What follows belongs to an exercise in optimizing a design on an open flow for a short achievable clock period and few clock cycles; a production flow would make more cautious choices.
The RTL was checked by simulation tests, not by an equivalence proof against the original design.
Power and IR drop assume default switching activity.

**flow/config.mk**
```make
export PLATFORM = sky130hd
export DESIGN_NAME = core_top
export DESIGN_NICKNAME = core_top
export VERILOG_FILES = /design/flow/design.v
export SDC_FILE = /design/flow/constraint.sdc
export NUM_CORES = 4
export LEC_CHECK = 0
export CAP_MARGIN = 20
export CORE_MARGIN = 2
export CORE_UTILIZATION = 40
export PLACE_DENSITY = 0.6
export SLEW_MARGIN = 20
```
**flow/design.v**
```verilog
module core_top(
    input wire clk_in,
    input wire reset_in,
    output reg  rom_ce_out,
    output reg[32-1:0] rom_addr_out,
    input  wire[32-1:0] rom_data_in,
    output reg ram_ce_out,
    output reg[32-1:0] ram_addr_out,
    output reg[32-1:0] ram_wdata_out,
    input wire[32-1:0] ram_rdata_in,
    output reg ram_we_out
);
assign rom_ce_out = chip_enable_wire;
assign rom_addr_out = pc_wire;
assign if_inst_out = rom_data_in; 
assign ram_ce_out = mem_to_bus_ce_out;
assign ram_addr_out = mem_to_bus_addr_out;
assign ram_wdata_out = mem_to_bus_wdata_out;
assign ram_we_out = mem_to_bus_we_out;
assign bus_to_mem_rdata_out = ram_rdata_in;
wire [5:0] ctrl_stall_out;
wire id_stallreq_out;
wire [32-1:0] exe_jump_address_out;
wire exe_jump_enable_out;
wire [32-1:0] ctrl_new_pc_out;
wire ctrl_flush_jump_out;
wire id_exe_inst_is_load_out;
wire[5-1:0] id_exe_rd_out;
pipe_ctrl ctrl0(
    .reset_in(reset_in),
    .stallreq_from_id_in(id_stallreq_out),
    .stallreq_from_exe_in(exe_stallreq_out), 
    .exe_jump_address_in(exe_jump_address_out),
    .exe_jump_enable_in(exe_jump_enable_out),
    .flush_jump_out(ctrl_flush_jump_out),
    .new_pc_out(ctrl_new_pc_out),
    .stall_out(ctrl_stall_out)
);
wire [32-1:0] pc_wire;
wire chip_enable_wire;
pc_reg pc_reg0(
    .clk_in(clk_in),
    .reset_in(reset_in),
    .stall_in(ctrl_stall_out),
    .jump_flush_in(ctrl_flush_jump_out),
    .jump_address_in(ctrl_new_pc_out),
    .pc_out(pc_wire),
    .chip_enable_out(chip_enable_wire)
);
wire [32-1:0] if_inst_out;
wire [32-1:0] if_addr_out;
assign if_addr_out = pc_wire;
wire [32-1:0] if_id_inst_out;
wire [32-1:0] if_id_addr_out;
if_id if_id0(
    .clk_in(clk_in),
    .reset_in(reset_in),
    .inst_in(if_inst_out),
    .address_in(if_addr_out),
    .stall_in(ctrl_stall_out),
    .jump_flush_in(ctrl_flush_jump_out),
    .inst_out(if_id_inst_out),
    .address_out(if_id_addr_out)
);
wire [32-1:0] id_rdata1_out;
wire [32-1:0] id_rdata2_out;
wire [5-1:0] id_reg1_addr_out;
wire [5-1:0] id_reg2_addr_out;
wire id_reg1_re_out;
wire id_reg2_re_out;
wire [32-1:0] id_inst_out;
wire [32-1:0] id_op1_out;
wire [32-1:0] id_op2_out;
wire [5-1:0] id_reg_waddr_out;
wire [32-1:0] id_inst_addr_out;
wire id_reg_we_out;
id id0(
    .reset_in(reset_in),
    .inst_in(if_id_inst_out),
    .inst_addr_in(if_id_addr_out),
    .rdata1_in(id_rdata1_out),
    .rdata2_in(id_rdata2_out),
    .exe_reg_waddr_in(exe_reg_waddr_out),
    .exe_reg_wdata_in(exe_reg_wdata_out),
    .exe_reg_we_in(exe_reg_we_out),
    .mem_reg_waddr_in(mem_reg_waddr_out),
    .mem_reg_wdata_in(mem_reg_wdata_out),
    .mem_reg_we_in(mem_reg_we_out),
    .pre_inst_is_load_in(id_exe_inst_is_load_out),
    .exe_rd_in(id_exe_rd_out),
    .reg1_raddr_out(id_reg1_addr_out),
    .reg2_raddr_out(id_reg2_addr_out),
    .reg1_renable_out(id_reg1_re_out),
    .reg2_renable_out(id_reg2_re_out),
    .inst_out(id_inst_out),
    .op1_out(id_op1_out),
    .op2_out(id_op2_out),
    .reg_we_out(id_reg_we_out),
    .reg_waddr_out(id_reg_waddr_out),
    .inst_address_out(id_inst_addr_out),
    .stallreq_out(id_stallreq_out)
);
regfile regfile0(
    .clk_in(clk_in),
    .reset_in(reset_in),
    .we_in(mem_wb_reg_we_out),
    .waddr_in(mem_wb_reg_waddr_out),
    .wdata_in(mem_wb_reg_wdata_out),
    .reg1_raddr_in(id_reg1_addr_out),
    .reg2_raddr_in(id_reg2_addr_out),
    .reg1_renable_in(id_reg1_re_out),
    .reg2_renable_in(id_reg2_re_out),
    .rdata1_out(id_rdata1_out),
    .rdata2_out(id_rdata2_out)
);
wire [32-1:0] id_exe_inst_out;
wire [32-1:0] id_exe_inst_addr_out;
wire [32-1:0] id_exe_op1_out;
wire [32-1:0] id_exe_op2_out;
wire [5-1:0] id_exe_reg_waddr_out;
wire id_exe_reg_we_out;
id_exe id_exe0(
    .clk_in(clk_in),
    .reset_in(reset_in),
    .inst_in(id_inst_out),
    .inst_address_in(id_inst_addr_out),
    .op1_in(id_op1_out),
    .op2_in(id_op2_out),
    .reg_waddr_in(id_reg_waddr_out),
    .reg_we_in(id_reg_we_out),
    .stall_in(ctrl_stall_out),
    .jump_flush_in(ctrl_flush_jump_out),
    .inst_is_load_out(id_exe_inst_is_load_out),
    .rd_out(id_exe_rd_out),
    .inst_out(id_exe_inst_out),
    .inst_address_out(id_exe_inst_addr_out),
    .op1_out(id_exe_op1_out),
    .op2_out(id_exe_op2_out),
    .reg_waddr_out(id_exe_reg_waddr_out),
    .reg_we_out(id_exe_reg_we_out)
);
wire [32-1:0] exe_reg_wdata_out;
wire [5-1:0] exe_reg_waddr_out;
wire exe_reg_we_out;
wire [32-1:0] exe_mem_addr_out;
wire [32-1:0] exe_mem_data_out;
wire [3:0] exe_mem_op_out;
wire exe_mem_we_out;
wire exe_stallreq_out;
exe exe0(
    .clk_in(clk_in),
    .reset_in(reset_in),
    .inst_in(id_exe_inst_out),
    .inst_address_in(id_exe_inst_addr_out),
    .op1_in(id_exe_op1_out),
    .op2_in(id_exe_op2_out),
    .reg_waddr_in(id_exe_reg_waddr_out),
    .reg_we_in(id_exe_reg_we_out),
    .reg_wdata_out(exe_reg_wdata_out),
    .reg_waddr_out(exe_reg_waddr_out),
    .reg_we_out(exe_reg_we_out),
    .mem_addr_out(exe_mem_addr_out),
    .mem_data_out(exe_mem_data_out),
    .mem_we_out(exe_mem_we_out),
    .mem_op_out(exe_mem_op_out),
    .jump_address_out(exe_jump_address_out),
    .jump_enable_out(exe_jump_enable_out),
    .stall_req_out(exe_stallreq_out)
);
wire [32-1:0] exe_mem_reg_wdata_out;
wire [5-1:0] exe_mem_reg_waddr_out;
wire exe_mem_reg_we_out;
wire [32-1:0] exe_mem_mem_addr_out;
wire [32-1:0] exe_mem_mem_data_out;
wire [3:0] exe_mem_mem_op_out;
wire exe_mem_mem_we_out;
exe_mem exe_mem0(
    .clk_in(clk_in),
    .reset_in(reset_in),
    .reg_wdata_in(exe_reg_wdata_out),
    .reg_waddr_in(exe_reg_waddr_out),
    .reg_we_in(exe_reg_we_out),
    .mem_addr_in(exe_mem_addr_out),
    .mem_data_in(exe_mem_data_out),
    .mem_we_in(exe_mem_we_out),
    .mem_op_in(exe_mem_op_out),
    .stall_in(ctrl_stall_out),
    .reg_wdata_out(exe_mem_reg_wdata_out),
    .reg_waddr_out(exe_mem_reg_waddr_out),
    .reg_we_out(exe_mem_reg_we_out),
    .mem_addr_out(exe_mem_mem_addr_out),
    .mem_data_out(exe_mem_mem_data_out),
    .mem_we_out(exe_mem_mem_we_out),
    .mem_op_out(exe_mem_mem_op_out)
);
wire [32-1:0] mem_reg_wdata_out;
wire [5-1:0] mem_reg_waddr_out;
wire mem_reg_we_out;
wire [32-1:0] bus_to_mem_rdata_out;
wire [32-1:0] mem_to_bus_addr_out;
wire [32-1:0] mem_to_bus_wdata_out;
wire mem_to_bus_we_out;
wire mem_to_bus_ce_out;
mem mem0(
    .clk_in(clk_in),
    .reset_in(reset_in),
    .reg_wdata_in(exe_mem_reg_wdata_out),
    .reg_waddr_in(exe_mem_reg_waddr_out),
    .reg_we_in(exe_mem_reg_we_out),
    .mem_data_in(exe_mem_mem_data_out),
    .mem_addr_in(exe_mem_mem_addr_out),
    .mem_we_in(exe_mem_mem_we_out),
    .mem_op_in(exe_mem_mem_op_out),
    .ram_data_in(bus_to_mem_rdata_out),
    .ram_addr_out(mem_to_bus_addr_out),
    .ram_data_out(mem_to_bus_wdata_out),
    .ram_write_request_out(mem_to_bus_we_out),
    .ram_ce_out(mem_to_bus_ce_out),
    .reg_wdata_out(mem_reg_wdata_out),
    .reg_waddr_out(mem_reg_waddr_out),
    .reg_we_out(mem_reg_we_out)
);
wire [32-1:0] mem_wb_reg_wdata_out;
wire [5-1:0] mem_wb_reg_waddr_out;
wire mem_wb_reg_we_out;
mem_wb mem_wb0(
    .clk_in(clk_in),
    .reset_in(reset_in),
    .reg_wdata_in(mem_reg_wdata_out),
    .reg_waddr_in(mem_reg_waddr_out),
    .reg_we_in(mem_reg_we_out),
    .reg_wdata_out(mem_wb_reg_wdata_out),
    .reg_waddr_out(mem_wb_reg_waddr_out),
    .reg_we_out(mem_wb_reg_we_out)
);
endmodule
module pipe_ctrl(
    input wire reset_in,
    input wire  stallreq_from_id_in,   
    input wire [32-1:0] exe_jump_address_in,
    input wire exe_jump_enable_in,  
    input wire stallreq_from_exe_in,  
    output reg[5:0] stall_out,   
    output reg flush_jump_out,
    output reg[32-1:0] new_pc_out
    );
    assign flush_jump_out = exe_jump_enable_in;
    assign new_pc_out = exe_jump_address_in;
    always @ (*) begin
        if(reset_in == 1'b1) begin
            stall_out = 6'b000000;
        end 
        else if(stallreq_from_id_in == 1'b1) begin
            stall_out = 6'b000111;
        end else if (stallreq_from_exe_in == 1'b1) begin
            stall_out = 6'b001111;  
        end else begin
            stall_out = 6'b000000;
        end  
    end  
endmodule
module pc_reg(
    input wire clk_in,
    input wire reset_in,
    input wire [5:0] stall_in,
    input wire jump_flush_in,
    input wire [32-1:0] jump_address_in,
    output reg [32-1:0] pc_out,
    output reg chip_enable_out
);
always @(posedge clk_in) begin
    if (reset_in == 1'b1) begin
        chip_enable_out <= 1'b0;
    end else begin
        chip_enable_out <= 1'b1;
    end
end
wire is_new_pc = (jump_flush_in);
always @(posedge clk_in)  begin
        if (chip_enable_out == 1'b0) begin
            pc_out <= 32'h0;
        end else if (is_new_pc)begin
            pc_out <= jump_address_in; 
        end else if (stall_in[0]==1'b1) begin
            pc_out <= pc_out;   
        end else begin
            pc_out <= pc_out + 4;
        end
end
endmodule
module if_id (
    input wire clk_in,
    input wire reset_in,
    input wire [32-1:0] inst_in,
    input wire [32-1:0] address_in,  
    input wire [5:0] stall_in,
    input wire jump_flush_in,
    output reg [32-1:0] inst_out,
    output reg [32-1:0] address_out
);
    always @(posedge clk_in) begin
        if (reset_in == 1) begin
            address_out <= 32'h0;
            inst_out <= 32'h00000013;
        end else if (stall_in[1]==1'b1 && stall_in[2]==1'b1) begin
            address_out <= address_out;
            inst_out <= inst_out;
        end else if (stall_in[1]==1'b1 && stall_in[2]==1'b0) begin
            address_out <= 32'h0;
            inst_out <= 32'h00000013;
        end else if (jump_flush_in == 1'b1) begin  
            address_out <= 32'h0;
            inst_out <= 32'h00000013;
        end else begin
            address_out <= address_in;
            inst_out <= inst_in;
        end 
    end 
endmodule
module id_type_i(
    input wire[32-1:0] inst_in,
    input wire[32-1:0] reg1_rdata_in,
    input wire[32-1:0] reg2_rdata_in,
    output reg[5-1:0] reg1_raddr_out,
    output reg[5-1:0] reg2_raddr_out,
    output reg reg1_renable_out,
    output reg reg2_renable_out,
    output reg[32-1:0] op1_out,
    output reg[32-1:0] op2_out,
    output reg reg_wenable_out,
    output reg[5-1:0] reg_waddr_out
);
    wire[6:0] opcode = inst_in[6:0];
    wire[2:0] funct3 = inst_in[14:12];  
    wire[6:0] funct7 = inst_in[31:25];
    wire[4:0] shamt = inst_in[24:20];
    wire[4:0] rd = inst_in[11:7];  
    wire[4:0] rs1 = inst_in[19:15]; 
    wire istypei;
    assign istypei = (opcode == 7'b0010011);
    always @(*) begin
        if (istypei == 1) begin
            reg_wenable_out = 1'b1;
            reg_waddr_out = rd; 
            reg1_raddr_out = rs1; 
            reg2_raddr_out = 0; 
            reg1_renable_out = 1'b1;
            reg2_renable_out = 1'b0;
            op1_out = reg1_rdata_in;
            case (funct3) 
                3'b000, 3'b010,3'b011,3'b100,3'b110,3'b111: begin
                    op2_out = {{20{inst_in[31]}}, inst_in[31:20]};
                end
                3'b001: begin
                    if(funct7 == 7'b0000000)begin
                        op2_out = {{27{1'b0}},shamt[4:0]};;
                    end else begin
                        reg1_raddr_out = 0;
                        reg2_raddr_out = 0;
                        reg1_renable_out = 1'b0;
                        reg2_renable_out = 1'b0;
                        reg_wenable_out = 1'b0;
                        reg_waddr_out = 0;
                        op1_out = 32'h0;
                        op2_out = 32'h0;
                    end
                end
                3'b101: begin  
                    if(funct7 == 7'b0000000 || funct7 == 7'b0100000)begin
                        op2_out = {{27{1'b0}},shamt[4:0]};
                    end else begin
                        reg1_raddr_out = 0;
                        reg2_raddr_out = 0;
                        reg1_renable_out = 1'b0;
                        reg2_renable_out = 1'b0;
                        reg_wenable_out = 1'b0;
                        reg_waddr_out = 0;
                        op1_out = 32'h0;
                        op2_out = 32'h0;
                    end
                end
                default:begin
                    reg1_raddr_out = 0;
                    reg2_raddr_out = 0;
                    reg1_renable_out = 1'b0;
                    reg2_renable_out = 1'b0;
                    reg_wenable_out = 1'b0;
                    reg_waddr_out = 0;
                    op1_out = 32'h0;
                    op2_out = 32'h0;
                end 
            endcase  
        end else begin
            reg1_raddr_out = 0;
            reg2_raddr_out = 0;
            reg1_renable_out = 1'b0;
            reg2_renable_out = 1'b0;
            reg_wenable_out = 1'b0;
            reg_waddr_out = 0;
            op1_out = 32'h0;
            op2_out = 32'h0;
        end
    end
endmodule
module id_type_r(
    input wire[32-1:0] inst_in,
    input wire[32-1:0] reg1_rdata_in,
    input wire[32-1:0] reg2_rdata_in,
    output reg[5-1:0] reg1_raddr_out,
    output reg[5-1:0] reg2_raddr_out,
    output reg reg1_renable_out,
    output reg reg2_renable_out,
    output reg[32-1:0] op1_out,
    output reg[32-1:0] op2_out,
    output reg reg_wenable_out,
    output reg[5-1:0] reg_waddr_out
);
    wire[6:0] opcode = inst_in[6:0];
    wire[6:0] funct7 = inst_in[31:25];
    wire[4:0] rd = inst_in[11:7];  
    wire[4:0] rs1 = inst_in[19:15]; 
    wire[4:0] rs2 = inst_in[24:20]; 
    wire istyper;
    assign istyper = (opcode == 7'b0110011) && ((funct7 == 7'b0000000)||(funct7==7'b0100000));
    wire istypem;
    assign istypem = (opcode == 7'b0110011) && (funct7==7'b0000001);
    always @(*) begin
            if (istyper == 1 || istypem == 1) begin
                reg1_raddr_out = rs1;    
                reg2_raddr_out = rs2;
                reg1_renable_out = 1'b1;
                reg2_renable_out = 1'b1;
                reg_wenable_out = 1'b1;
                reg_waddr_out = rd;
                op1_out = reg1_rdata_in;
                op2_out = reg2_rdata_in;
            end else begin
                reg1_raddr_out = 0;
                reg2_raddr_out = 0;
                reg1_renable_out = 1'b0;
                reg2_renable_out = 1'b0;
                reg_wenable_out = 1'b0;
                reg_waddr_out = 0;
                op1_out = 32'h0;
                op2_out = 32'h0;
            end 
    end
endmodule
module exe_b_j_type(
    input wire reset_in,
    input wire [32-1:0] inst_in,
    input wire [32-1:0] inst_address_in,
    input wire [32-1:0] op1_in,
    input wire [32-1:0] op2_in,
    output reg [32-1:0] jump_address_out,
    output reg jump_enable_out
    );
    wire [2:0]funct3;
    wire [6:0] opcode;
    assign opcode = inst_in[6:0];
    assign funct3 = inst_in[14:12];
    wire [32-1:0] pc;
    assign pc = inst_address_in;
    wire [32-1:0] j_imm;
    assign j_imm = {{12{inst_in[31]}}, inst_in[19:12],inst_in[20],inst_in[30:21],1'b0};
    wire [32-1:0] jalr_imm;
    assign jalr_imm = {{20{inst_in[31]}}, inst_in[31:20]};
    wire [32-1:0] b_imm;
    assign b_imm = {{{20{inst_in[31]}}, inst_in[7], inst_in[30:25], inst_in[11:8], 1'b0}};
    always @(*) begin
        if (reset_in == 1) begin
            jump_address_out = 32'h0;
            jump_enable_out = 1'b0;
        end else begin
            case (opcode)
            7'b1101111: begin
                jump_address_out = pc + j_imm;  
                jump_enable_out = 1'b1;
            end
            7'b1100111: begin
                jump_address_out = jalr_imm;  
                jump_enable_out = 1'b1;
            end
            7'b1100011: begin
            case (funct3)
                3'b000:begin
                        jump_address_out = pc + b_imm;  
                    if (op1_in == op2_in) begin
                        jump_enable_out = 1'b1;
                    end else begin
                        jump_enable_out = 1'b0;
                    end
                end
                3'b001:begin
                    jump_address_out = pc + b_imm;
                    if (op1_in != op2_in) begin
                        jump_enable_out = 1'b1;
                    end else begin
                        jump_enable_out = 1'b0;
                    end
                end
                3'b100:begin
                    jump_address_out = pc + b_imm;
                    if ($signed(op1_in) < $signed(op2_in)) begin
                        jump_enable_out = 1'b1;
                    end else begin
                        jump_enable_out = 1'b0;
                    end
                end
                3'b101:begin
                    jump_address_out = pc + b_imm;
                    if ($signed(op1_in) >= $signed(op2_in)) begin
                        jump_enable_out = 1'b1;
                    end else begin
                        jump_enable_out = 1'b0;
                    end
                end
                3'b110:begin
                    jump_address_out = pc + b_imm;
                    if (op1_in < op2_in) begin
                        jump_enable_out = 1'b1;
                    end else begin
                        jump_enable_out = 1'b0;
                    end 
                end
                3'b111:begin
                    jump_address_out = pc + b_imm;
                    if (op1_in >= op2_in) begin
                        jump_enable_out = 1'b1;
                    end else begin
                        jump_enable_out = 1'b0;
                    end
                end
                default: begin
                    jump_address_out = 32'h0;
                    jump_enable_out = 1'b0;
                end
            endcase
            end
            default: begin
                jump_address_out = 32'h0;
                jump_enable_out = 1'b0;
            end
            endcase
        end  
    end  
endmodule
module id (
    input wire reset_in,
    input wire [32-1 : 0] inst_in,
    input wire [32-1 : 0] inst_addr_in,
    input wire[5-1:0] exe_rd_in,
    input wire pre_inst_is_load_in,
    input wire [32-1 : 0] rdata1_in,
    input wire [32-1 : 0] rdata2_in,
    input wire [5-1 : 0] exe_reg_waddr_in,
    input wire [32-1 : 0] exe_reg_wdata_in,
    input wire exe_reg_we_in,
    input wire [5-1 : 0] mem_reg_waddr_in,
    input wire [32-1 : 0] mem_reg_wdata_in,
    input wire mem_reg_we_in,
    output reg [5-1 : 0] reg1_raddr_out,
    output reg [5-1 : 0] reg2_raddr_out,
    output reg reg1_renable_out,
    output reg reg2_renable_out,
    output reg[32-1:0] inst_out,
    output reg[32-1:0] inst_address_out,
    output reg[32-1:0] op1_out,
    output reg[32-1:0] op2_out,
    output reg reg_we_out,
    output reg[5-1:0] reg_waddr_out,
    output reg stallreq_out
);
assign inst_address_out = inst_addr_in;
reg [32-1:0] op1_out_final;
reg [32-1:0] op2_out_final;
wire [6:0] opcode = inst_in[6:0];
wire [4:0] rd = inst_in[11:7];
wire [4:0] rs1 = inst_in[19:15];
wire [4:0] rs2 = inst_in[24:20];
wire [5-1:0] i_reg1_raddr_out;
wire [5-1:0] i_reg2_raddr_out;
wire i_reg1_renable_out;
wire i_reg2_renable_out;
wire [32-1:0] i_op1_out;
wire [32-1:0] i_op2_out;
wire [5-1:0] i_reg_waddr_out;
wire i_reg_we_out;
    id_type_i id_type_i0(
        .inst_in(inst_in),
        .reg1_rdata_in(rdata1_in),
        .reg2_rdata_in(rdata2_in),
        .reg1_raddr_out(i_reg1_raddr_out),
        .reg2_raddr_out(i_reg2_raddr_out),
        .reg1_renable_out(i_reg1_renable_out),
        .reg2_renable_out(i_reg2_renable_out),
        .op1_out(i_op1_out),
        .op2_out(i_op2_out),
        .reg_waddr_out(i_reg_waddr_out),
        .reg_wenable_out(i_reg_we_out)
    );
wire [5-1:0] r_reg1_raddr_out;
wire [5-1:0] r_reg2_raddr_out;
wire r_reg1_renable_out;
wire r_reg2_renable_out;
wire [32-1:0] r_op1_out;
wire [32-1:0] r_op2_out;
wire [5-1:0] r_reg_waddr_out;
wire r_reg_we_out;
    id_type_r id_type_r0(
        .inst_in(inst_in),
        .reg1_rdata_in(rdata1_in),
        .reg2_rdata_in(rdata2_in),
        .reg1_raddr_out(r_reg1_raddr_out),
        .reg2_raddr_out(r_reg2_raddr_out),
        .reg1_renable_out(r_reg1_renable_out),
        .reg2_renable_out(r_reg2_renable_out),
        .op1_out(r_op1_out),
        .op2_out(r_op2_out),
        .reg_waddr_out(r_reg_waddr_out),
        .reg_wenable_out(r_reg_we_out)
    );
wire is_load_hazard;
assign is_load_hazard = (pre_inst_is_load_in==1'b1 && (rs1 == exe_rd_in || rs2==exe_rd_in));  
    always@(*)begin
        if (is_load_hazard)
            stallreq_out = 1'b1;
        else
            stallreq_out = 1'b0;
    end
    always @(*) begin
        if(reset_in == 1)begin
            inst_out = 32'h00000013;
            reg1_raddr_out = 0;
            reg2_raddr_out = 0;
            reg1_renable_out = 1'b0;
            reg2_renable_out = 1'b0;
            op1_out_final = 32'h0;
            op2_out_final = 32'h0;
            reg_waddr_out = 0;
            reg_we_out = 1'b0;
        end else begin
            case (opcode)
                7'b0010011:begin
                    inst_out = inst_in;
                    reg1_raddr_out = i_reg1_raddr_out;
                    reg2_raddr_out = i_reg2_raddr_out;
                    reg1_renable_out = i_reg1_renable_out;
                    reg2_renable_out = i_reg2_renable_out;
                    op1_out_final = i_op1_out;
                    op2_out_final = i_op2_out;
                    reg_waddr_out = i_reg_waddr_out;
                    reg_we_out = i_reg_we_out;
                end
                7'b0110011:begin
                    inst_out = inst_in;
                    reg1_raddr_out = r_reg1_raddr_out;
                    reg2_raddr_out = r_reg2_raddr_out;
                    reg1_renable_out = r_reg1_renable_out;
                    reg2_renable_out = r_reg2_renable_out;
                    op1_out_final = r_op1_out;
                    op2_out_final = r_op2_out;
                    reg_waddr_out = r_reg_waddr_out;
                    reg_we_out = r_reg_we_out;
                end
                7'b0110111:begin
                    inst_out = inst_in;
                    reg1_raddr_out = 0;
                    reg1_renable_out = 1'b0;
                    reg2_raddr_out = 0;
                    reg2_renable_out = 1'b0;
                    op1_out_final = {inst_in[31:12],{12{1'b0}}};
                    op2_out_final = {32{1'b0}};
                    reg_waddr_out = rd;
                    reg_we_out = 1'b1;
                end
                7'b0010111:begin
                    inst_out = inst_in;
                    reg1_raddr_out = 0;
                    reg1_renable_out = 1'b0;
                    reg2_raddr_out = 0;
                    reg2_renable_out = 1'b0;
                    op1_out_final = inst_addr_in;
                    op2_out_final = {inst_in[31:12],{12{1'b0}}};
                    reg_waddr_out = rd;
                    reg_we_out = 1'b1;
                end
                7'b0100011:begin
                    inst_out = inst_in;
                    reg1_raddr_out = rs1;
                    reg1_renable_out = 1'b1;
                    reg2_raddr_out = rs2;
                    reg2_renable_out = 1'b1;
                    op1_out_final = rdata1_in; 
                    op2_out_final = rdata2_in;
                    reg_waddr_out = 0;
                    reg_we_out = 1'b0;
                end
                7'b0000011:begin
                    inst_out = inst_in;
                    reg1_raddr_out = rs1;
                    reg1_renable_out = 1'b1;
                    reg2_raddr_out = rs2;
                    reg2_renable_out = 1'b0;
                    op1_out_final = rdata1_in; 
                    op2_out_final = 32'h0;
                    reg_waddr_out = rd;
                    reg_we_out = 1'b1;
                end
                7'b1101111:begin
                    inst_out = inst_in;
                    reg1_raddr_out = 0;
                    reg1_renable_out = 1'b0;
                    reg2_raddr_out = rs2;
                    reg2_renable_out = 1'b0;
                    op1_out_final = 32'h0;
                    op2_out_final = 32'h0;
                    reg_waddr_out = rd;
                    reg_we_out = 1'b1;
                end
                7'b1100111:begin  
                    inst_out = inst_in;
                    reg1_raddr_out = rs1;
                    reg1_renable_out = 1'b1;
                    reg2_raddr_out = rs2;
                    reg2_renable_out = 1'b0;
                    op1_out_final = rdata1_in;
                    op2_out_final = 32'h0;
                    reg_waddr_out = rd;
                    reg_we_out = 1'b1;
                end
                7'b1100011: begin
                    inst_out = inst_in;
                    reg1_raddr_out = rs1;
                    reg1_renable_out = 1'b1;
                    reg2_raddr_out = rs2;
                    reg2_renable_out = 1'b1;
                    op1_out_final = rdata1_in;
                    op2_out_final = rdata2_in;
                    reg_waddr_out = 0;  
                    reg_we_out = 1'b0;
                end
                default:begin
                    inst_out = 32'h00000013;
                    reg1_raddr_out = 0;
                    reg2_raddr_out = 0;
                    reg1_renable_out = 1'b0;
                    reg2_renable_out = 1'b0;
                    op1_out_final = 32'h0;
                    op2_out_final = 32'h0;
                    reg_waddr_out = 0;
                    reg_we_out = 1'b0;
                end
            endcase
        end
    end
    always @(*) begin
        if (exe_reg_waddr_in == reg1_raddr_out && reg1_renable_out == 1'b1 && exe_reg_we_in == 1'b1)begin
            op1_out = (|reg1_raddr_out)? exe_reg_wdata_in:32'h0;        
        end else if (mem_reg_waddr_in == reg1_raddr_out && reg1_renable_out == 1'b1 && mem_reg_we_in == 1'b1)begin
            op1_out = (|reg1_raddr_out)? mem_reg_wdata_in:32'h0; 
        end else begin
            op1_out = op1_out_final;
        end
    end
    always @(*) begin
        if (exe_reg_waddr_in == reg2_raddr_out && reg2_renable_out == 1'b1 && exe_reg_we_in == 1'b1)begin
            op2_out = (|reg2_raddr_out)? exe_reg_wdata_in:32'h0;         
        end else if (mem_reg_waddr_in == reg2_raddr_out && reg2_renable_out == 1'b1 && mem_reg_we_in == 1'b1)begin
            op2_out = (|reg2_raddr_out)? mem_reg_wdata_in:32'h0;  
        end else begin
            op2_out = op2_out_final;
        end
    end
endmodule
module id_exe (
    input wire reset_in,
    input wire clk_in,
    input wire [32-1:0] inst_in,
    input wire [32-1:0] inst_address_in,
    input wire [32-1:0] op1_in,
    input wire [32-1:0] op2_in,
    input wire [5-1:0] reg_waddr_in,
    input wire reg_we_in,
    input wire [5:0] stall_in,
    input wire jump_flush_in,
    output reg inst_is_load_out,
    output reg [5-1:0] rd_out,
    output reg [32-1:0] inst_out,
    output reg [32-1:0] inst_address_out,
    output reg [32-1:0] op1_out,
    output reg [32-1:0] op2_out,
    output reg [5-1:0] reg_waddr_out,
    output reg reg_we_out
);
    wire[6:0] opcode = inst_in[6:0];
    always @(posedge clk_in) begin
        if(reset_in == 1) begin
            inst_out <= 32'h00000013;
            inst_address_out <= 32'h0;
            op1_out <= 32'h0;
            op2_out <= 32'h0;
            reg_we_out <= 1'b0;
            reg_waddr_out <= 0;
        end else if(stall_in[2] == 1'b1 && stall_in[3] == 1'b1) begin
            inst_out <= inst_out;
            inst_address_out <= inst_address_out;
            op1_out <= op1_out;
            op2_out <= op2_out;
            reg_we_out <= reg_we_out;
            reg_waddr_out <= reg_waddr_out;
        end else if(stall_in[2] == 1'b1 && stall_in[3] == 1'b0)begin
            inst_out <= 32'h00000013;
            inst_address_out <= inst_address_out;
            op1_out <= 32'h0;
            op2_out <= 32'h0;
            reg_we_out  <= 1'b0;
            reg_waddr_out <= 0;
        end else if(jump_flush_in)begin
            inst_out <= 32'h00000013;
            inst_address_out <= inst_address_out;  
            op1_out <= 32'h0;
            op2_out <= 32'h0;
            reg_we_out  <= 1'b0;
            reg_waddr_out <= 0;
        end else begin
            inst_out <= inst_in;
            inst_address_out <= inst_address_in;
            op1_out <= op1_in;
            op2_out <= op2_in;
            reg_we_out <= reg_we_in;
            reg_waddr_out <= reg_waddr_in;
        end
    end
    always @(posedge clk_in) begin
        if (reset_in == 1) begin
            inst_is_load_out <= 1'b0;
            rd_out <= 0;
        end else if(jump_flush_in) begin
            inst_is_load_out <= 1'b0;
            rd_out <= 0;
        end else if(stall_in[2] == 1'b1 && stall_in[3] == 1'b1) begin
            inst_is_load_out <= inst_is_load_out;
            rd_out <= rd_out;
        end else if(stall_in[2] == 1'b1 && stall_in[3] == 1'b0) begin
            inst_is_load_out <= 1'b0;
            rd_out <= 0;
        end else begin
            inst_is_load_out <= (opcode == 7'b0000011);
            rd_out <= inst_in[11:7];
        end 
    end 
endmodule
module exe_i_type (
    input wire reset_in,
    input wire [32-1:0]inst_in,
    input wire [32-1:0]op1_in,
    input wire [32-1:0]op2_in,
    output reg [32-1:0]reg_wdata_out,
    output reg reg_we_out
);
wire [6:0] opcode  = inst_in[6:0];
wire [2:0] funct3 = inst_in[14:12];
wire [6:0] funct7 = inst_in[31:25];
wire[31:0] sr_shift;
wire[31:0] sr_shift_mask;
assign sr_shift = op1_in >> op2_in[4:0];
assign sr_shift_mask = 32'hffffffff >> op2_in[4:0];
wire isType_i;
assign isType_i = (opcode == 7'b0010011);
always @(*) begin
    if (reset_in == 1 || isType_i == 0) begin
        reg_wdata_out = 32'h0;
        reg_we_out = 1'b0;
    end else begin
        if(opcode == 7'b0010011)begin
           case (funct3)
            3'b000:begin
                reg_wdata_out = $signed(op1_in) + $signed(op2_in);
                reg_we_out = 1'b1;
            end  
            3'b110:begin
                reg_wdata_out = op1_in | op2_in;
                reg_we_out = 1'b1;
            end 
            3'b111:begin
                reg_wdata_out = op1_in & op2_in;
                reg_we_out = 1'b1;
            end 
            3'b100:begin
                reg_wdata_out = op1_in ^ op2_in;
                reg_we_out = 1'b1;
            end 
            3'b010:begin
                reg_we_out = 1'b1;
                if ($signed (op1_in) >= $signed (op2_in)) begin
                    reg_wdata_out = 32'h0;
                end else begin
                    reg_wdata_out = 32'h1;
                end
            end 
            3'b011:begin
                reg_we_out = 1'b1;
                if (op1_in >= op2_in) begin
                    reg_wdata_out = 32'h0;
                end else begin
                    reg_wdata_out = 32'h1;
                end
            end 
            3'b001:begin
                if(funct7 == 7'b0000000) begin
                    reg_wdata_out = op1_in << op2_in;
                    reg_we_out = 1'b1;
                end else begin
                    reg_wdata_out = 0;
                    reg_we_out = 1'b0;
                end
            end 
            3'b101:begin
                if(funct7 == 7'b0100000)begin
                   reg_wdata_out = sr_shift | ({32{op1_in[31]}} & (~sr_shift_mask));  
                   reg_we_out = 1'b1;
                end else if (funct7 == 7'b0000000)begin
                    reg_wdata_out = op1_in >> op2_in;
                    reg_we_out = 1'b1;
                end else begin
                    reg_wdata_out = 32'h0;
                    reg_we_out = 1'b0;
                end
            end 
            default:begin
                reg_wdata_out = 32'h0;
                reg_we_out = 1'b0;
            end 
           endcase 
        end else begin
            reg_wdata_out = 32'h0;
            reg_we_out = 1'b0;
        end
    end
end
endmodule
module exe_r_type (
    input wire reset_in,
    input wire [32-1:0]inst_in,
    input wire [32-1:0]op1_in,
    input wire [32-1:0]op2_in,
    output reg [32-1:0]reg_wdata_out,
    output reg reg_we_out
);
wire [2:0] funct3 = inst_in[14:12];
wire [6:0] funct7 = inst_in[31:25];
wire[31:0] sr_shift;
wire[31:0] sr_shift_mask;
assign sr_shift = op1_in >> op2_in[4:0]; 
assign sr_shift_mask = 32'hffffffff >> op2_in[4:0]; 
always @(*) begin
    if (reset_in == 1) begin
        reg_wdata_out = 32'h0;
        reg_we_out = 1'b0;
    end else begin
        case (funct3)
            3'b000:begin
                if (funct7 == 7'b0000000) begin
                    reg_wdata_out = $signed(op1_in) + $signed(op2_in);
                    reg_we_out = 1'b1;
                end else if (funct7 == 7'b0100000)begin
                    reg_wdata_out = $signed(op1_in) - $signed(op2_in);
                    reg_we_out = 1'b1;
                end else begin
                    reg_wdata_out = 32'h0;
                    reg_we_out = 1'b0;
                end
            end  
            3'b110:begin
                reg_wdata_out = op1_in | op2_in;
                reg_we_out = 1'b1;
            end 
            3'b111:begin
                reg_wdata_out = op1_in & op2_in;
                reg_we_out = 1'b1;
            end 
            3'b100:begin
                reg_wdata_out = op1_in ^ op2_in;
                reg_we_out = 1'b1;
            end 
            3'b010:begin
                reg_we_out = 1'b1;
                if ($signed (op1_in) >= $signed (op2_in)) begin
                    reg_wdata_out = 32'h0;
                end else begin
                    reg_wdata_out = 32'h1;
                end
            end 
            3'b011:begin
                reg_we_out = 1'b1;
                if (op1_in >= op2_in) begin
                    reg_wdata_out = 32'h0;
                end else begin
                    reg_wdata_out = 32'h1;
                end
            end 
            3'b001:begin
                reg_wdata_out = op1_in << op2_in[4:0];  
                reg_we_out = 1'b1;
            end 
            3'b101:begin  
                if(funct7 == 7'b0000000)begin  
                    reg_wdata_out = op1_in >> op2_in[4:0];  
                    reg_we_out = 1'b1;
                end else if(funct7 == 7'b0100000)begin  
                    reg_wdata_out = (sr_shift & sr_shift_mask) | ({32{op1_in[31]}} & (~sr_shift_mask)); 
                    reg_we_out = 1'b1;
                end else begin
                    reg_wdata_out = 32'h0;
                    reg_we_out = 1'b0;
                end
            end 
            default:begin
                reg_wdata_out = 32'h0;
                reg_we_out = 1'b0;
            end 
        endcase 
    end
end
endmodule
module exe_s_l_type (
    input wire reset_in,
    input wire [32-1:0]inst_in,
    input wire [32-1:0]op1_in,
    input wire [32-1:0]op2_in,
    output reg [32-1:0]reg_wdata_out,
    output reg reg_we_out,
    output reg [32-1:0] mem_addr_out,
    output reg [32-1:0] mem_data_out,
    output reg mem_we_out,
    output reg [3:0] mem_op_out
);
wire [6:0] opcode  = inst_in[6:0];
wire [2:0] funct3 = inst_in[14:12];
wire[32-1:0] load_addr;
wire[32-1:0] store_addr;
assign store_addr = {{20{inst_in[31]}}, inst_in[31:25], inst_in[11:7]};
assign load_addr = {{20{inst_in[31]}}, inst_in[31:20]};
always @(*) begin
    if (reset_in == 1) begin
        reg_wdata_out = 32'h0;
        reg_we_out = 1'b0;
        mem_addr_out = 32'h0;
        mem_data_out = 32'h0;
        mem_op_out = 4'b0000;
        mem_we_out = 1'b0;
    end else begin
        case(opcode)
        7'b0100011:begin
            reg_wdata_out = 32'h0;
            reg_we_out = 1'b0;
            mem_addr_out = $signed(op1_in)+$signed(store_addr);
            mem_data_out = op2_in;
            mem_we_out = 1'b1;
            case (funct3)
            3'b000:begin
                mem_op_out = 4'b0001;
            end
            3'b010:begin
                mem_op_out = 4'b0011;
            end
            3'b001:begin
                mem_op_out = 4'b0010;
            end 
            default:
                mem_op_out = 4'b0000;
            endcase
        end
        7'b0000011:begin
            reg_wdata_out = 32'h0;
            reg_we_out = 1'b1;
            mem_addr_out = $signed(op1_in) + $signed(load_addr);
            mem_data_out = 32'h0;
            mem_we_out = 1'b0;
            case (funct3)
                3'b000:begin
                    mem_op_out = 4'b1001;
                end
                3'b100:begin
                    mem_op_out = 4'b1100;
                end
                3'b001:begin
                    mem_op_out = 4'b1010;
                end
                3'b101:begin
                    mem_op_out = 4'b1101;
                end
                3'b010:begin
                    mem_op_out = 4'b1011;
                end
                default:
                    mem_op_out = 4'b0000; 
            endcase
        end
        default:begin
            reg_wdata_out = 32'h0;
            reg_we_out = 1'b0;
            mem_addr_out = 32'h0;
            mem_data_out = 32'h0;
            mem_op_out = 4'b0000;
            mem_we_out = 1'b0;
        end
        endcase
    end
end
endmodule
module mul#(parameter XLEN = 32)
(
    input wire              clk_in,
    input wire              reset_in,
    input wire[XLEN-1 : 0]  a_in,  
    input wire[XLEN-1 : 0]  b_in,  
    input wire              req_in,
    output reg             ready_out,
    output reg[XLEN*2-1 : 0]  result_out
);
wire is_a_zero, is_b_zero;
assign is_a_zero = ~(|a_in);
assign is_b_zero = ~(|b_in);
wire [XLEN-1 : 0] op_a, op_b;
assign op_a = a_in;
assign op_b = b_in;
wire              is_calc_done;
reg  [XLEN-1 : 0] reg32;
reg  [XLEN*2 : 0] result;        
reg  [ 5 : 0]     cnt;
assign is_calc_done = ~|cnt;
localparam           S_IDLE        = 3'b000;
localparam           S_CALC        = 3'b001;
localparam           S_DONE        = 3'b011;
reg [2 : 0] S, S_nxt;
always @(posedge clk_in)
begin
    if (reset_in|~req_in)
        S <= S_IDLE;
    else
        S <= S_nxt;
end
always @(*)
begin
    case (S)
        S_IDLE:
            S_nxt = (is_a_zero | is_b_zero)? S_DONE : S_CALC;
        S_CALC:
            S_nxt = (is_calc_done)? S_DONE : S_CALC;
        S_DONE:
            S_nxt = S_IDLE;
        default:
            S_nxt = S_IDLE;
    endcase
end
wire mul_add = result[0];
wire [XLEN-1 : 0] adder_opa, adder_opb;
assign adder_opa = reg32;
assign adder_opb = result[XLEN*2-1: XLEN];
wire [XLEN : 0] adder_tmp = adder_opa + adder_opb;
wire [XLEN*2 : 0] result_tmp = {adder_tmp, result[31: 0]};
always @(posedge clk_in)
begin
    if (S == S_IDLE && req_in==1'b1)
    begin
      if (is_a_zero | is_b_zero)
      begin
          result <= 65'b0;
      end
      else
      begin
          cnt <= 'd31;
          reg32 <= op_a;
          result <= {1'b0, 32'b0, op_b};   
      end
    end
    else if (S == S_CALC)
    begin
        cnt <= cnt - 'd1;
        result <= (mul_add)? {1'b0, result_tmp[64 : 1]} : {1'b0, result[64 : 1]};
    end
end
always @(posedge clk_in)
begin
    if (S == S_DONE) begin
        result_out <=  result[XLEN*2-1:0];
        ready_out <= 1'b1;
    end else begin
        result_out <= result_out;
        ready_out <= 1'b0;
    end
end
endmodule
module div#(parameter XLEN = 32)
(
    input wire              clk_in,
    input wire              reset_in,
    input wire[XLEN-1 : 0]  dividend,  
    input wire[XLEN-1 : 0]  divitor,  
    input wire              req_in,
    input wire              is_q_in,
    output reg             ready_out,
    output reg[XLEN-1 : 0]  result_out
);
wire is_dividend_zero, is_divitor_zero;
assign is_dividend_zero = (dividend == 32'b0); 
assign is_divitor_zero = (divitor == 32'b0);
wire [XLEN-1 : 0] op_dividend, op_divitor;
assign op_dividend = dividend;
assign op_divitor = divitor;
wire              is_calc_done;
reg  [XLEN-1 : 0] reg32;
reg  [XLEN*2 : 0] result;        
reg  [ 5 : 0]     cnt;           
assign is_calc_done = (cnt == 0); 
localparam           S_IDLE        = 3'b000;
localparam           S_CALC        = 3'b001;
localparam           S_DONE        = 3'b011;
reg [2 : 0] S, S_nxt;
always @(posedge clk_in)
begin
    if (reset_in|~req_in)
        S <= S_IDLE;
    else
        S <= S_nxt;
end
always @(*)
begin
    case (S)
        S_IDLE:
            S_nxt = (req_in)? (is_dividend_zero | is_divitor_zero)? S_DONE : S_CALC : S_IDLE;
        S_CALC:
            S_nxt = (is_calc_done)? S_DONE : S_CALC;
        S_DONE:
            S_nxt = S_IDLE;
        default:
            S_nxt = S_IDLE;
    endcase
end
wire [XLEN-1 : 0] sub_divitor, sub_dividend;
assign sub_divitor = reg32;
assign sub_dividend = result[XLEN*2-1: XLEN];
wire  dividend_big_than_divitor = (sub_dividend >= sub_divitor);
wire [XLEN : 0] sub_tmp;
assign sub_tmp = sub_dividend - sub_divitor;
wire [XLEN*2 : 0] result_tmp = {sub_tmp, result[31: 0]};  
always @(posedge clk_in)
begin
    if ((S == S_IDLE) && (req_in==1'b1))
    begin
      if (is_divitor_zero)
      begin
            result[64: 33] <= dividend;
            result[32]  <= 1'b0;
            result[31: 0] <= {32{1'b1}};
      end
      else
      begin
            cnt <= 'd32;
            reg32 <= op_divitor;
            result <= {1'b0 , 32'b0 , op_dividend};
      end
    end
    else if (S == S_CALC)
    begin
        cnt <= cnt - 'd1;
        result <= (dividend_big_than_divitor)? {result_tmp[XLEN*2 - 1: 0], 1'b1} : {result[XLEN*2 - 1: 0], 1'b0};
    end
end
always @(posedge clk_in)
begin
    if(S == S_DONE)begin
        if (is_q_in == 1'b1) begin
            result_out <= result[64:33];
            ready_out <= 1'b1;
        end else begin
            result_out <= result[XLEN-1:0];
            ready_out <= 1'b1;
        end
    end else begin
        result_out <= result_out;
        ready_out <= 1'b0;
    end
end
endmodule
module exe_m_type (
    input wire clk_in,input wire reset_in,
    input wire [32-1 : 0] inst_in,
    input wire [32-1 : 0] op1_in,
    input wire [32-1 : 0] op2_in,
    output reg stall_out,
    output reg [32-1 : 0] reg_wdata_out,
    output reg reg_we_out
);
    wire [6:0] opcode = inst_in [6:0];
    wire [2:0] funct3 = inst_in [14:12];
    wire [6:0] funct7 = inst_in [31:25];
    wire is_m_type; 
    assign is_m_type = (opcode == 7'b0110011 && funct7 == 7'b0000001);
    reg [32-1 : 0] exe_to_a;  
    reg [32-1 : 0] exe_to_b;
    reg mul_req_out, div_req_out; 
    reg mul_ready_in, div_ready_in;
    reg [32*2 - 1 : 0] mul_answer;  
    reg [32 - 1 : 0] div_answer;
    mul#(.XLEN(32)) mul0(
        .clk_in(clk_in),
        .reset_in(reset_in),
        .a_in(exe_to_a),
        .b_in(exe_to_b),
        .req_in(mul_req_out & ~mul_ready_in),  
        .ready_out(mul_ready_in), 
        .result_out(mul_answer)  
    );
    div#(.XLEN(32)) div0(
        .clk_in(clk_in),
        .reset_in(reset_in),
        .dividend(exe_to_a),
        .divitor(exe_to_b),
        .req_in(div_req_out & ~div_ready_in),  
        .is_q_in(is_q),
        .ready_out(div_ready_in), 
        .result_out(div_answer)  
    );
    assign stall_out = (mul_req_out & ~mul_ready_in)|(div_req_out & ~div_ready_in);  
    reg[32-1:0] result; 
    wire a_neg = op1_in[32-1];
    wire b_neg = op2_in[32-1];
    wire adjust = a_neg ^ b_neg;  
    reg[32*2-1:0] invert_result;
    reg[32-1:0] div_invert_result;
    assign invert_result = (mul_req_out)? ~mul_answer + 1 : 64'b0;
    assign div_invert_result = (div_req_out)? ~div_answer + 1 : 32'b0;
    assign reg_wdata_out = {32{mul_ready_in | div_ready_in}} & result;
    reg is_q;
    always @(*) begin
        if(reset_in | ~is_m_type)begin
            exe_to_a = 32'h0;
            exe_to_b = 32'h0;
            is_q = 1'b0;
            reg_we_out = 1'b0;
            mul_req_out = 1'b0;
            div_req_out = 1'b0;
            result = 32'h0;
        end else begin
            exe_to_a = 32'h0;
            exe_to_b = 32'h0;
            mul_req_out = 1'b0;
            div_req_out = 1'b0;
            result = 32'h0;
            is_q = 1'b0;
            reg_we_out = 1'b1;
            case (funct3)
                3'b000: begin
                    exe_to_a = op1_in;
                    exe_to_b = op2_in;
                    mul_req_out = 1'b1;
                    div_req_out = 1'b0;
                    result = mul_answer[31:0];
                end 
                3'b001: begin  
                    exe_to_a = (a_neg)? ~op1_in+1 : op1_in;  
                    exe_to_b = (b_neg)? ~op2_in+1 : op2_in;
                    mul_req_out = 1'b1;
                    div_req_out = 1'b0;
                    result = (adjust)? invert_result[32*2-1 : 32] : mul_answer[32*2-1 : 32]; 
                end
                3'b011: begin
                    exe_to_a = op1_in;
                    exe_to_b = op2_in;
                    mul_req_out = 1'b1;
                    div_req_out = 1'b0;
                    result = mul_answer[32*2-1 : 32];
                end
                3'b010: begin
                    exe_to_a = (a_neg)? ~op1_in+1 : op1_in;
                    exe_to_b = op2_in;
                    mul_req_out = 1'b1;
                    div_req_out = 1'b0;
                    result = (a_neg)? invert_result[32*2-1 : 32] : mul_answer[32*2-1 : 32];
                end
                3'b100: begin
                    exe_to_a = (a_neg)? ~op1_in+1 : op1_in;
                    exe_to_b = (b_neg)? ~op2_in+1 : op2_in;
                    div_req_out = 1'b1;
                    mul_req_out = 1'b0;
                    if(exe_to_b == 0)begin
                        result = div_answer;
                    end else begin
                        result = (adjust)? div_invert_result: div_answer; 
                    end
                end
                3'b101: begin
                    exe_to_a = op1_in;
                    exe_to_b = op2_in;
                    div_req_out = 1'b1;
                    mul_req_out = 1'b0;
                    result = div_answer;
                end
                3'b110: begin
                    exe_to_a = (a_neg)? ~op1_in+1 : op1_in;
                    exe_to_b = (b_neg)? ~op2_in+1 : op2_in;
                    div_req_out = 1'b1;
                    mul_req_out = 1'b0;
                    is_q = 1'b1;
                    if ((~a_neg && ~b_neg) || (~a_neg && b_neg)) begin 
                        result = div_answer;
                    end else if ((a_neg && ~b_neg)||(a_neg && b_neg)) begin 
                        result = div_invert_result;
                    end
                end
                3'b111: begin
                    exe_to_a = op1_in;
                    exe_to_b = op2_in;
                    div_req_out = 1'b1;
                    mul_req_out = 1'b0;
                    is_q = 1'b1;
                    result = div_answer;
                end
                default: begin
                    exe_to_a = 32'h0;
                    exe_to_b = 32'h0;
                    mul_req_out = 1'b0;
                    div_req_out = 1'b0;
                    result = 32'h0;
                    reg_we_out = 1'b0;
                end
            endcase
        end
    end
endmodule
module exe (
    input wire clk_in,
    input wire reset_in,
    input wire [32-1:0] inst_in,
    input wire [32-1:0] inst_address_in,
    input wire [32-1:0] op1_in,
    input wire [32-1:0] op2_in,
    input wire [5-1:0] reg_waddr_in,
    input wire reg_we_in,  
    output reg [32-1:0] reg_wdata_out,
    output reg [5-1:0] reg_waddr_out,
    output reg reg_we_out,
    output reg mem_we_out,
    output reg [32-1:0] mem_data_out,
    output reg [32-1:0] mem_addr_out,
    output reg [3:0] mem_op_out,  
    output reg [32-1:0] jump_address_out,
    output reg jump_enable_out,
    output reg stall_req_out  
);
wire [6:0] opcode = inst_in [6:0];
wire [6:0] funct7 = inst_in [31:25];
wire i_reg_we_out;
wire [32-1 : 0] i_reg_wdata_out;
exe_i_type exe_i_type0(
    .reset_in(reset_in),
    .inst_in(inst_in),
    .op1_in(op1_in),
    .op2_in(op2_in),
    .reg_wdata_out(i_reg_wdata_out),
    .reg_we_out(i_reg_we_out)
);
wire r_reg_we_out;
wire [32-1 : 0] r_reg_wdata_out;
exe_r_type exe_r_type0(
    .reset_in(reset_in),
    .inst_in(inst_in),
    .op1_in(op1_in),
    .op2_in(op2_in),
    .reg_wdata_out(r_reg_wdata_out),
    .reg_we_out(r_reg_we_out)
);
wire l_s_reg_we_out;
wire [32-1 : 0] l_s_reg_wdata_out;
wire [32-1 : 0] l_s_mem_addr_out;
wire [32-1 : 0] l_s_mem_data_out;
wire l_s_mem_we_out;
wire [3:0] l_s_mem_op_out;
exe_s_l_type exe_s_l_type0(
    .reset_in(reset_in),
    .inst_in(inst_in),
    .op1_in(op1_in),
    .op2_in(op2_in),
    .reg_wdata_out(l_s_reg_wdata_out),
    .reg_we_out(l_s_reg_we_out),
    .mem_addr_out(l_s_mem_addr_out),
    .mem_data_out(l_s_mem_data_out),
    .mem_we_out(l_s_mem_we_out),
    .mem_op_out(l_s_mem_op_out)
);
wire [32-1:0] b_j_jump_address_out;
wire b_j_jump_enable_out;
exe_b_j_type exe_b_j_type0(
    .reset_in(reset_in),
    .inst_in(inst_in),
    .inst_address_in(inst_address_in),
    .op1_in(op1_in),
    .op2_in(op2_in),
    .jump_address_out(b_j_jump_address_out),
    .jump_enable_out(b_j_jump_enable_out)
);
wire [32-1:0] m_reg_wdata_out;
wire m_stall_out;
wire m_reg_we_out;
exe_m_type exe_m_type0(
    .clk_in(clk_in),
    .reset_in(reset_in),
    .inst_in(inst_in),
    .op1_in(op1_in),
    .op2_in(op2_in),
    .stall_out(m_stall_out),
    .reg_wdata_out(m_reg_wdata_out),
    .reg_we_out(m_reg_we_out)
);
assign stall_req_out = m_stall_out;
    always @(*) begin
        if (reset_in == 1) begin
            reg_waddr_out = 0;
            reg_wdata_out = 32'h0;
            reg_we_out = 1'b0;
            mem_we_out = 1'b0;
            mem_addr_out = 32'h0;
            mem_data_out = 32'h0;
            mem_op_out = 4'b0000;
            jump_address_out = 32'h0;
            jump_enable_out = 1'b0;
        end else begin
            case (opcode)
                7'b0010011:begin
                    reg_waddr_out = reg_waddr_in;
                    reg_wdata_out = i_reg_wdata_out;
                    reg_we_out = i_reg_we_out;
                    mem_we_out = 1'b0;
                    mem_addr_out = 32'h0;
                    mem_data_out = 32'h0;
                    mem_op_out = 4'b0000;
                    jump_address_out = 32'h0;
                    jump_enable_out = 1'b0;
                end
                7'b0110011:begin
                    reg_waddr_out = reg_waddr_in;
                    mem_we_out = 1'b0;
                    mem_addr_out = 32'h0;
                    mem_data_out = 32'h0;
                    mem_op_out = 4'b0000;
                    jump_address_out = 32'h0;
                    jump_enable_out = 1'b0;
                    if (funct7 == 7'b0000001) begin
                        reg_wdata_out = m_reg_wdata_out;
                        reg_we_out = m_reg_we_out;
                    end else begin
                        reg_wdata_out = r_reg_wdata_out;
                        reg_we_out = r_reg_we_out;
                    end
                end
                7'b0110111, 7'b0010111:begin
                    reg_waddr_out = reg_waddr_in;
                    reg_wdata_out = op1_in + op2_in;
                    reg_we_out = reg_we_in;
                    mem_we_out = 1'b0;
                    mem_addr_out = 32'h0;
                    mem_data_out = 32'h0;
                    mem_op_out = 4'b0000;
                    jump_address_out = 32'h0;
                    jump_enable_out = 1'b0;
                end
                7'b0100011:begin
                    reg_waddr_out = reg_waddr_in;
                    reg_wdata_out = l_s_reg_wdata_out;
                    reg_we_out = l_s_reg_we_out;
                    mem_we_out = l_s_mem_we_out;
                    mem_addr_out = l_s_mem_addr_out;
                    mem_data_out = l_s_mem_data_out;
                    mem_op_out = l_s_mem_op_out;
                    jump_address_out = 32'h0;
                    jump_enable_out = 1'b0;
                end
                7'b0000011:begin
                    reg_waddr_out = reg_waddr_in;
                    reg_wdata_out = l_s_reg_wdata_out;
                    reg_we_out = l_s_reg_we_out;
                    mem_we_out = l_s_mem_we_out;
                    mem_addr_out = l_s_mem_addr_out;
                    mem_data_out = l_s_mem_data_out;
                    mem_op_out = l_s_mem_op_out;
                    jump_address_out = 32'h0;
                    jump_enable_out = 1'b0;
                end
                7'b1101111:begin
                    reg_waddr_out = reg_waddr_in;  
                    reg_wdata_out = inst_address_in + 4;  
                    reg_we_out = 1'b1;
                    mem_we_out = 1'b0;
                    mem_addr_out = 32'h0;
                    mem_data_out = 32'h0;
                    mem_op_out = 4'b0000;
                    jump_address_out = b_j_jump_address_out;  
                    jump_enable_out = b_j_jump_enable_out;
                end
                7'b1100111:begin
                    reg_waddr_out = reg_waddr_in;
                    reg_wdata_out = inst_address_in + 4;  
                    reg_we_out = 1'b1;
                    mem_we_out = 1'b0;
                    mem_addr_out = 32'h0;
                    mem_data_out = 32'h0;
                    mem_op_out = 4'b0000;
                    jump_address_out = b_j_jump_address_out + op1_in;  
                    jump_enable_out = b_j_jump_enable_out;
                end
                7'b1100011:begin
                    reg_waddr_out = 0;
                    reg_wdata_out = 32'h0;
                    reg_we_out = 1'b0;
                    mem_addr_out = 32'h0;
                    mem_data_out = 32'h0;
                    mem_op_out = 4'b0000;
                    mem_we_out = 1'b0;
                    jump_address_out = b_j_jump_address_out;
                    jump_enable_out = b_j_jump_enable_out;
                end
                default: begin
                    reg_waddr_out = 0;
                    reg_wdata_out = 32'h0;
                    reg_we_out = 1'b0;
                    mem_we_out = 1'b0;
                    mem_addr_out = 32'h0;
                    mem_data_out = 32'h0;
                    mem_op_out = 4'b0000;
                    jump_address_out = 32'h0;
                    jump_enable_out = 1'b0;
                end
            endcase
        end 
    end 
endmodule
module exe_mem(
    input wire clk_in,
    input wire reset_in,
    input wire [32-1:0] reg_wdata_in,
    input wire [5-1:0] reg_waddr_in,
    input wire reg_we_in,
    input wire [32-1:0] mem_data_in,
    input wire [32-1:0] mem_addr_in,
    input wire mem_we_in,
    input wire [3:0] mem_op_in,
    input wire[5:0] stall_in,
    output reg [32-1:0] reg_wdata_out,
    output reg [5-1:0] reg_waddr_out,
    output reg reg_we_out,
    output reg [32-1:0] mem_data_out,
    output reg [32-1:0] mem_addr_out,
    output reg mem_we_out,
    output reg [3:0] mem_op_out
);
    always @(posedge clk_in) begin
        if (reset_in == 1) begin
            reg_wdata_out <= 32'h0;
            reg_waddr_out <= 0;
            reg_we_out <= 1'b0;
            mem_addr_out <= 0;
            mem_data_out <= 32'h0;
            mem_we_out <= 1'b0;
            mem_op_out <= 4'b0000;
        end else begin
            reg_wdata_out <= reg_wdata_in;
            reg_waddr_out <= reg_waddr_in;
            reg_we_out <= reg_we_in;
            mem_addr_out <= mem_addr_in;
            mem_data_out <= mem_data_in;
            mem_we_out <= mem_we_in;
            mem_op_out <= mem_op_in;
        end
    end
endmodule 
module mem(
    input wire clk_in,
    input wire reset_in,
    input wire [32-1:0] reg_wdata_in,
    input wire [5-1:0] reg_waddr_in,
    input wire reg_we_in,
    input wire [32-1:0] mem_data_in,  
    input wire [32-1:0] mem_addr_in,
    input wire mem_we_in,
    input wire [3:0] mem_op_in,
    input wire [32-1:0] ram_data_in,
    output reg [32-1:0] ram_addr_out,
    output reg [32-1:0] ram_data_out,
    output reg ram_write_request_out,
    output reg ram_ce_out,
    output reg [32-1:0] reg_wdata_out,
    output reg [5-1:0] reg_waddr_out,
    output reg reg_we_out
);
    reg[32-1:0] reg_wdata;
    reg[32-1:0] load_wdata;
    reg is_load;
    assign reg_wdata_out = is_load ? load_wdata : reg_wdata;
    always @(*) begin
        if (reset_in == 1'b1) begin
            reg_waddr_out = 0;
            reg_we_out = 1'b0;
            reg_wdata = 32'h0;
        end else begin
            reg_waddr_out = reg_waddr_in;
            reg_we_out = reg_we_in;
            reg_wdata = reg_wdata_in;
        end
    end
    wire [1:0] ram_addr_offset;
    assign ram_addr_offset = mem_addr_in[1:0] & 2'b11;  
    always @(*) begin
        is_load = 1'b0;
        load_wdata = 32'h0;
        if (reset_in == 1) begin
            ram_ce_out = 1'b0;
            ram_addr_out = 32'h0;
            ram_data_out = 32'h0;
            ram_write_request_out = 1'b0;
        end else begin
            is_load = 1'b0;
            load_wdata = 32'h0;
            ram_data_out = 32'h0;
            ram_write_request_out = mem_we_in;
            ram_addr_out = mem_addr_in;  
            ram_ce_out = 1'b1;
            case (mem_op_in)
                4'b1001: begin
                    case (ram_addr_offset)
                        2'b00:begin
                            is_load = 1'b1; load_wdata = {{24{ram_data_in[7]}},ram_data_in[7:0]};
                        end 
                        2'b01:begin
                            is_load = 1'b1; load_wdata = {{24{ram_data_in[15]}},ram_data_in[15:8]};
                        end
                        2'b10:begin
                            is_load = 1'b1; load_wdata = {{24{ram_data_in[23]}},ram_data_in[23:16]}; 
                        end
                        default:begin
                            is_load = 1'b1; load_wdata = {{24{ram_data_in[31]}},ram_data_in[31:24]};
                        end
                    endcase
                end
                4'b1100:begin
                    case (ram_addr_offset)
                        2'b00:begin
                            is_load = 1'b1; load_wdata = {24'h0,ram_data_in[7:0]};
                        end
                        2'b01:begin
                            is_load = 1'b1; load_wdata = {24'h0,ram_data_in[15:8]};
                        end
                        2'b10:begin
                            is_load = 1'b1; load_wdata = {24'h0,ram_data_in[23:16]};
                        end
                        default:begin
                            is_load = 1'b1; load_wdata = {24'h0,ram_data_in[31:24]};
                        end 
                    endcase
                end
                4'b1010:begin
                    if(ram_addr_offset == 2'b00)begin
                        is_load = 1'b1; load_wdata = {{16{ram_data_in[15]}},ram_data_in[15:0]};
                    end else begin
                        is_load = 1'b1; load_wdata = {{16{ram_data_in[31]}},ram_data_in[31:16]};
                    end
                end
                4'b1101:begin
                    if(ram_addr_offset == 2'b00)begin
                        is_load = 1'b1; load_wdata = {16'h0,ram_data_in[15:0]};
                    end else begin
                        is_load = 1'b1; load_wdata = {16'h0,ram_data_in[31:16]};
                    end
                end
                4'b1011:begin
                    is_load = 1'b1; load_wdata = ram_data_in;
                end
                4'b0001: begin  
                    case (ram_addr_offset)
                        2'b00:begin  
                            ram_data_out = {ram_data_in[31:8],mem_data_in[7:0]};
                        end 
                        2'b01:begin
                            ram_data_out = {ram_data_in[31:16],mem_data_in[7:0],ram_data_in[7:0]};
                        end
                        2'b10:begin
                            ram_data_out = {ram_data_in[31:24],mem_data_in[7:0],ram_data_in[15:0]}; 
                        end
                        default:begin
                            ram_data_out = {mem_data_in[7:0],ram_data_in[23:0]};
                        end
                    endcase
                end
                4'b0010:begin
                    if (ram_addr_offset == 2'b00) begin
                        ram_data_out = {ram_data_in[31:16],mem_data_in[15:0]};
                    end else begin
                        ram_data_out = {mem_data_in[15:0],ram_data_in[15:0]};
                    end
                end
                4'b0011:begin
                    ram_data_out = mem_data_in;
                end
                default: begin
                    ram_addr_out = 32'h0;
                    ram_data_out = 32'h0;
                    ram_write_request_out = 1'b0;
                    ram_ce_out = 1'b0;
                end
            endcase
        end 
    end
endmodule
module mem_wb (
    input wire clk_in,
    input wire reset_in,
    input wire [32-1:0] reg_wdata_in,
    input wire [5-1:0] reg_waddr_in,
    input wire reg_we_in,
    output reg [32-1:0] reg_wdata_out,
    output reg [5-1:0] reg_waddr_out,
    output reg reg_we_out
);
    always @(posedge clk_in) begin
        if (reset_in == 1) begin
            reg_wdata_out <= 32'h0;
            reg_waddr_out <= 0;
            reg_we_out <= 1'b0;
        end else begin
            reg_wdata_out <= reg_wdata_in;
            reg_waddr_out <= reg_waddr_in;
            reg_we_out <= reg_we_in;
        end
    end
endmodule
module regfile (
    input wire clk_in,
    input wire reset_in,
    input wire we_in,
    input wire [5-1:0] waddr_in,
    input wire [32-1:0] wdata_in,
    input wire [5-1:0] reg1_raddr_in,
    input wire [5-1:0] reg2_raddr_in,
    input wire reg1_renable_in,
    input wire reg2_renable_in,
    output reg [32-1:0] rdata1_out,
    output reg [32-1:0] rdata2_out
);
    reg [32-1:0] regs[0:32-1];  
    always @(posedge clk_in) begin
        if (reset_in == 0) begin
             if ((we_in == 1'b1) && (waddr_in != 0)) begin
                    regs[waddr_in] <= wdata_in;
                end
        end
    end
    always @(*) begin
        if (reg1_raddr_in == 0) begin
            rdata1_out = 32'h0;
        end else if (reg1_raddr_in == waddr_in && reg1_renable_in == 1'b1 && we_in == 1'b1)begin
            rdata1_out = wdata_in;  
        end else if (reg1_renable_in == 1'b1) begin
            rdata1_out = regs[reg1_raddr_in];
        end else begin
            rdata1_out = 32'h0;
        end
    end
    always @(*) begin
        if (reg2_raddr_in == 0) begin
            rdata2_out = 32'h0;
        end else if (reg2_raddr_in == waddr_in && reg2_renable_in == 1'b1 && we_in == 1'b1)begin
            rdata2_out = wdata_in;  
        end else if (reg2_renable_in == 1'b1) begin
            rdata2_out = regs[reg2_raddr_in];
        end else begin
            rdata2_out = 32'h0;
        end
    end
endmodule
```
**flow/run.sh**
```bash
#!/bin/bash
# synth_recipe.tcl (not shown) runs the flow's synth.tcl, then flattens the netlist and writes it again
# the make line also repeats each setting of config.mk as NAME=value (left out here)
make -C /OpenROAD-flow-scripts/flow DESIGN_CONFIG=/design/flow/config.mk WORK_HOME=/design/flow/orfs CLKGATE_MAP_FILE= SYNTH_SCRIPT=/design/flow/synth_recipe.tcl finish
```
**flow/constraint.sdc**
```tcl
create_clock -name core_clock -period 10.0 [get_ports {clk_in}]
set_input_delay 2.0000 -clock core_clock [delete_from_list [all_inputs] [get_ports {clk_in}]]
set_output_delay 2.0000 -clock core_clock [all_outputs]
set_load 0.01 [all_outputs]
```
==> impl_metrics.tcl <==
set metrics [dict create \
    status "finished clean" \
    drt_iter0_markers 17800 \
    synth.most_common_cell "nand2_1" \
    grt_busiest_layer "met2" \
    grt_use_total 0.407 \
    powerClk_mw 7.69 \
    grt_overflow 0 \
    avgSynthCellArea_um2 8.76 \
    final-setup-viol-count 0 \
    p_comb_mw 1.25 \
    clkSlewWorstSetupHoldPaths_ns 0.07 \
    drc_errors 0 \
    synthAdderAreaFrac 0.0323 \
    setup_ws_ns 2.41 \
    dp_worst_setup_slack_ns 1.64 \
    cts_sinks 1713 \
    synth_top_family_by_area "compound AO/OA/AOI/OAI gates" \
    power.internal_mw 12.4 \
    reg2reg_to "id_exe0.op1_out[26]" \
    antenna_found_initial 47 \
    drt-met1-wl_mm 228 \
    clockBufferDepth 4 \
    synth.area.mux_share 0.0411 \
    synth_top_area_frac 0.367 \
    slew_violations 0 \
    finalSetupTns_ns 0 \
    synth.area.top_cells "edfxtp_1, nand2_1, dfxtp_1" \
    holdPathStages 0 \
    relSlewSlack 0.109 \
    worst-path-max-fanout 28 \
    io_pins 165 \
    cts_setup_buffers 0 \
    p_comb_frac 0.075 \
    cp.buffers_inverters 3 \
    cpMostUsedCell "a21oi_1" \
    min_from "exe0.exe_m_type0.mul0.result[23]" \
    synth_cells 12300 \
    synth-compound-area-share 0.218 \
    drv_cap 0 \
    drtPass1Iterations 12 \
    cts_resized 0 \
    fmax_mhz 132 \
    critPathMaxStageDelay_ns 0.85 \
    dr_wl_met2_mm 234 \
    p_per_area_nw_per_um2 137 \
    crit_required_ns 10.89 \
    endpoint "id_exe0.op1_out[26]" \
    cp_top_family "compound AO/OA/AOI/OAI gates" \
]
==> final cells by class <==
cell class | count | area, um2 | area share
Sequential cell | 1713 | 47600 | 0.392
Clock inverter | 127 | 1490 | 0.0123
Timing Repair Buffer | 557 | 4850 | 0.0400
Multi-Input combinational cell | 9460 | 56900 | 0.468
Clock buffer | 235 | 5220 | 0.0430
Inverter | 216 | 816 | 0.00672
Tap cell | 3552 | 4440 | 0.0366
Antenna cell | 31 | 77.6 | 0.000639
==> layout by cell type, fill, tap and decap left out, drive strengths merged, types with 240 or more instances in the layout <==
cell,Yosys,routed
xnor2,293,293
nand3,555,555
nand2,2189,2189
edfxtp,1324,1324
a31oi,287,287
ha,263,263
o21ai,786,786
dfxtp,389,389
nor2,998,998
a311oi,240,240
mux2i,273,273
a21oi,861,861
buf,195,393
==> stage by stage <==
step                utilization  cell area (um2)  power, mW  hold slack [ns]  std cells
floorplan                     -           108000       8.42            0.424      12400
global placement          0.426           115000       8.98            0.429      15500
detailed placement        0.426           115000       8.98            0.447      15500
CTS                       0.451           121000       16.5            0.451      15900
global route              0.452           121000       16.9            0.468      15900
finish                    0.452           121000       16.6            0.454      15900
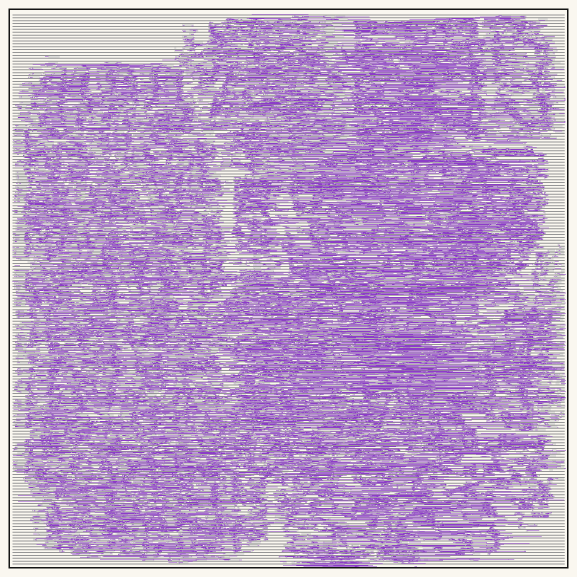
m1.png
Supply wires on this layer in grey.
11730 nets have wire on it. The longest straight run is 158 um. The wires run mostly horizontal. The layer holds 39% of the routed length.
final WL: 579 mm
global-route track usage on met1: 0.547
Vias: 109k

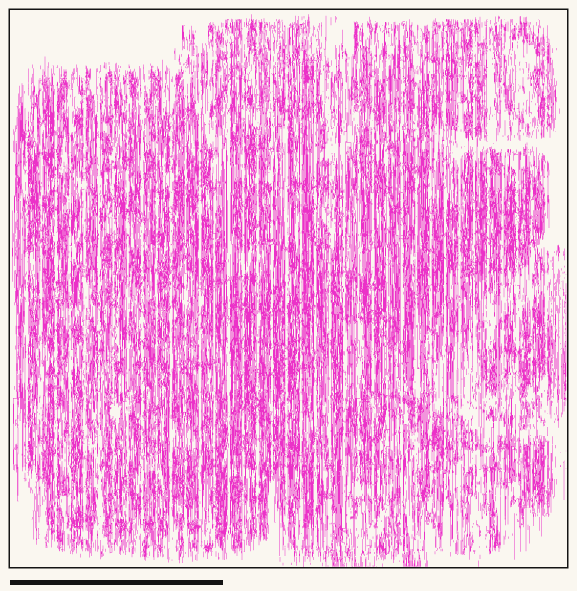
m2.png
Bar = 200 um.
The wires run mostly vertical. The longest straight run is 225 um. 10024 nets have wire on it. The layer holds 40% of the routed length.
Global Route met2 Usage: 0.576

-- port drivers added, routing unchanged --
Ports are ideal in the flow. The routed layout listed here was re-timed in OpenROAD. Step 1 assumes that a clkbuf_16 drives the clock port and a buf_2 every other input. Step 2 also shifts input and output timing later by t, the mid clock arrival at the registers, as if the neighbouring blocks saw the same clock. Slacks: no drivers / after step 1 / after step 2; pairs: no drivers / after step 1.
shift t [ns]: 0.996
setup WS [ns]: 2.410 / 2.410 / 1.592
worst setup path after step 2: input to register
latest minus earliest clock arrival (ns): 0.133 / 0.133
cell pins on the clock port's net: 1
After both steps this run still meets setup and hold. The setup slack of this run moves by 0.000 ns with the drivers and by -0.818 ns with both steps.
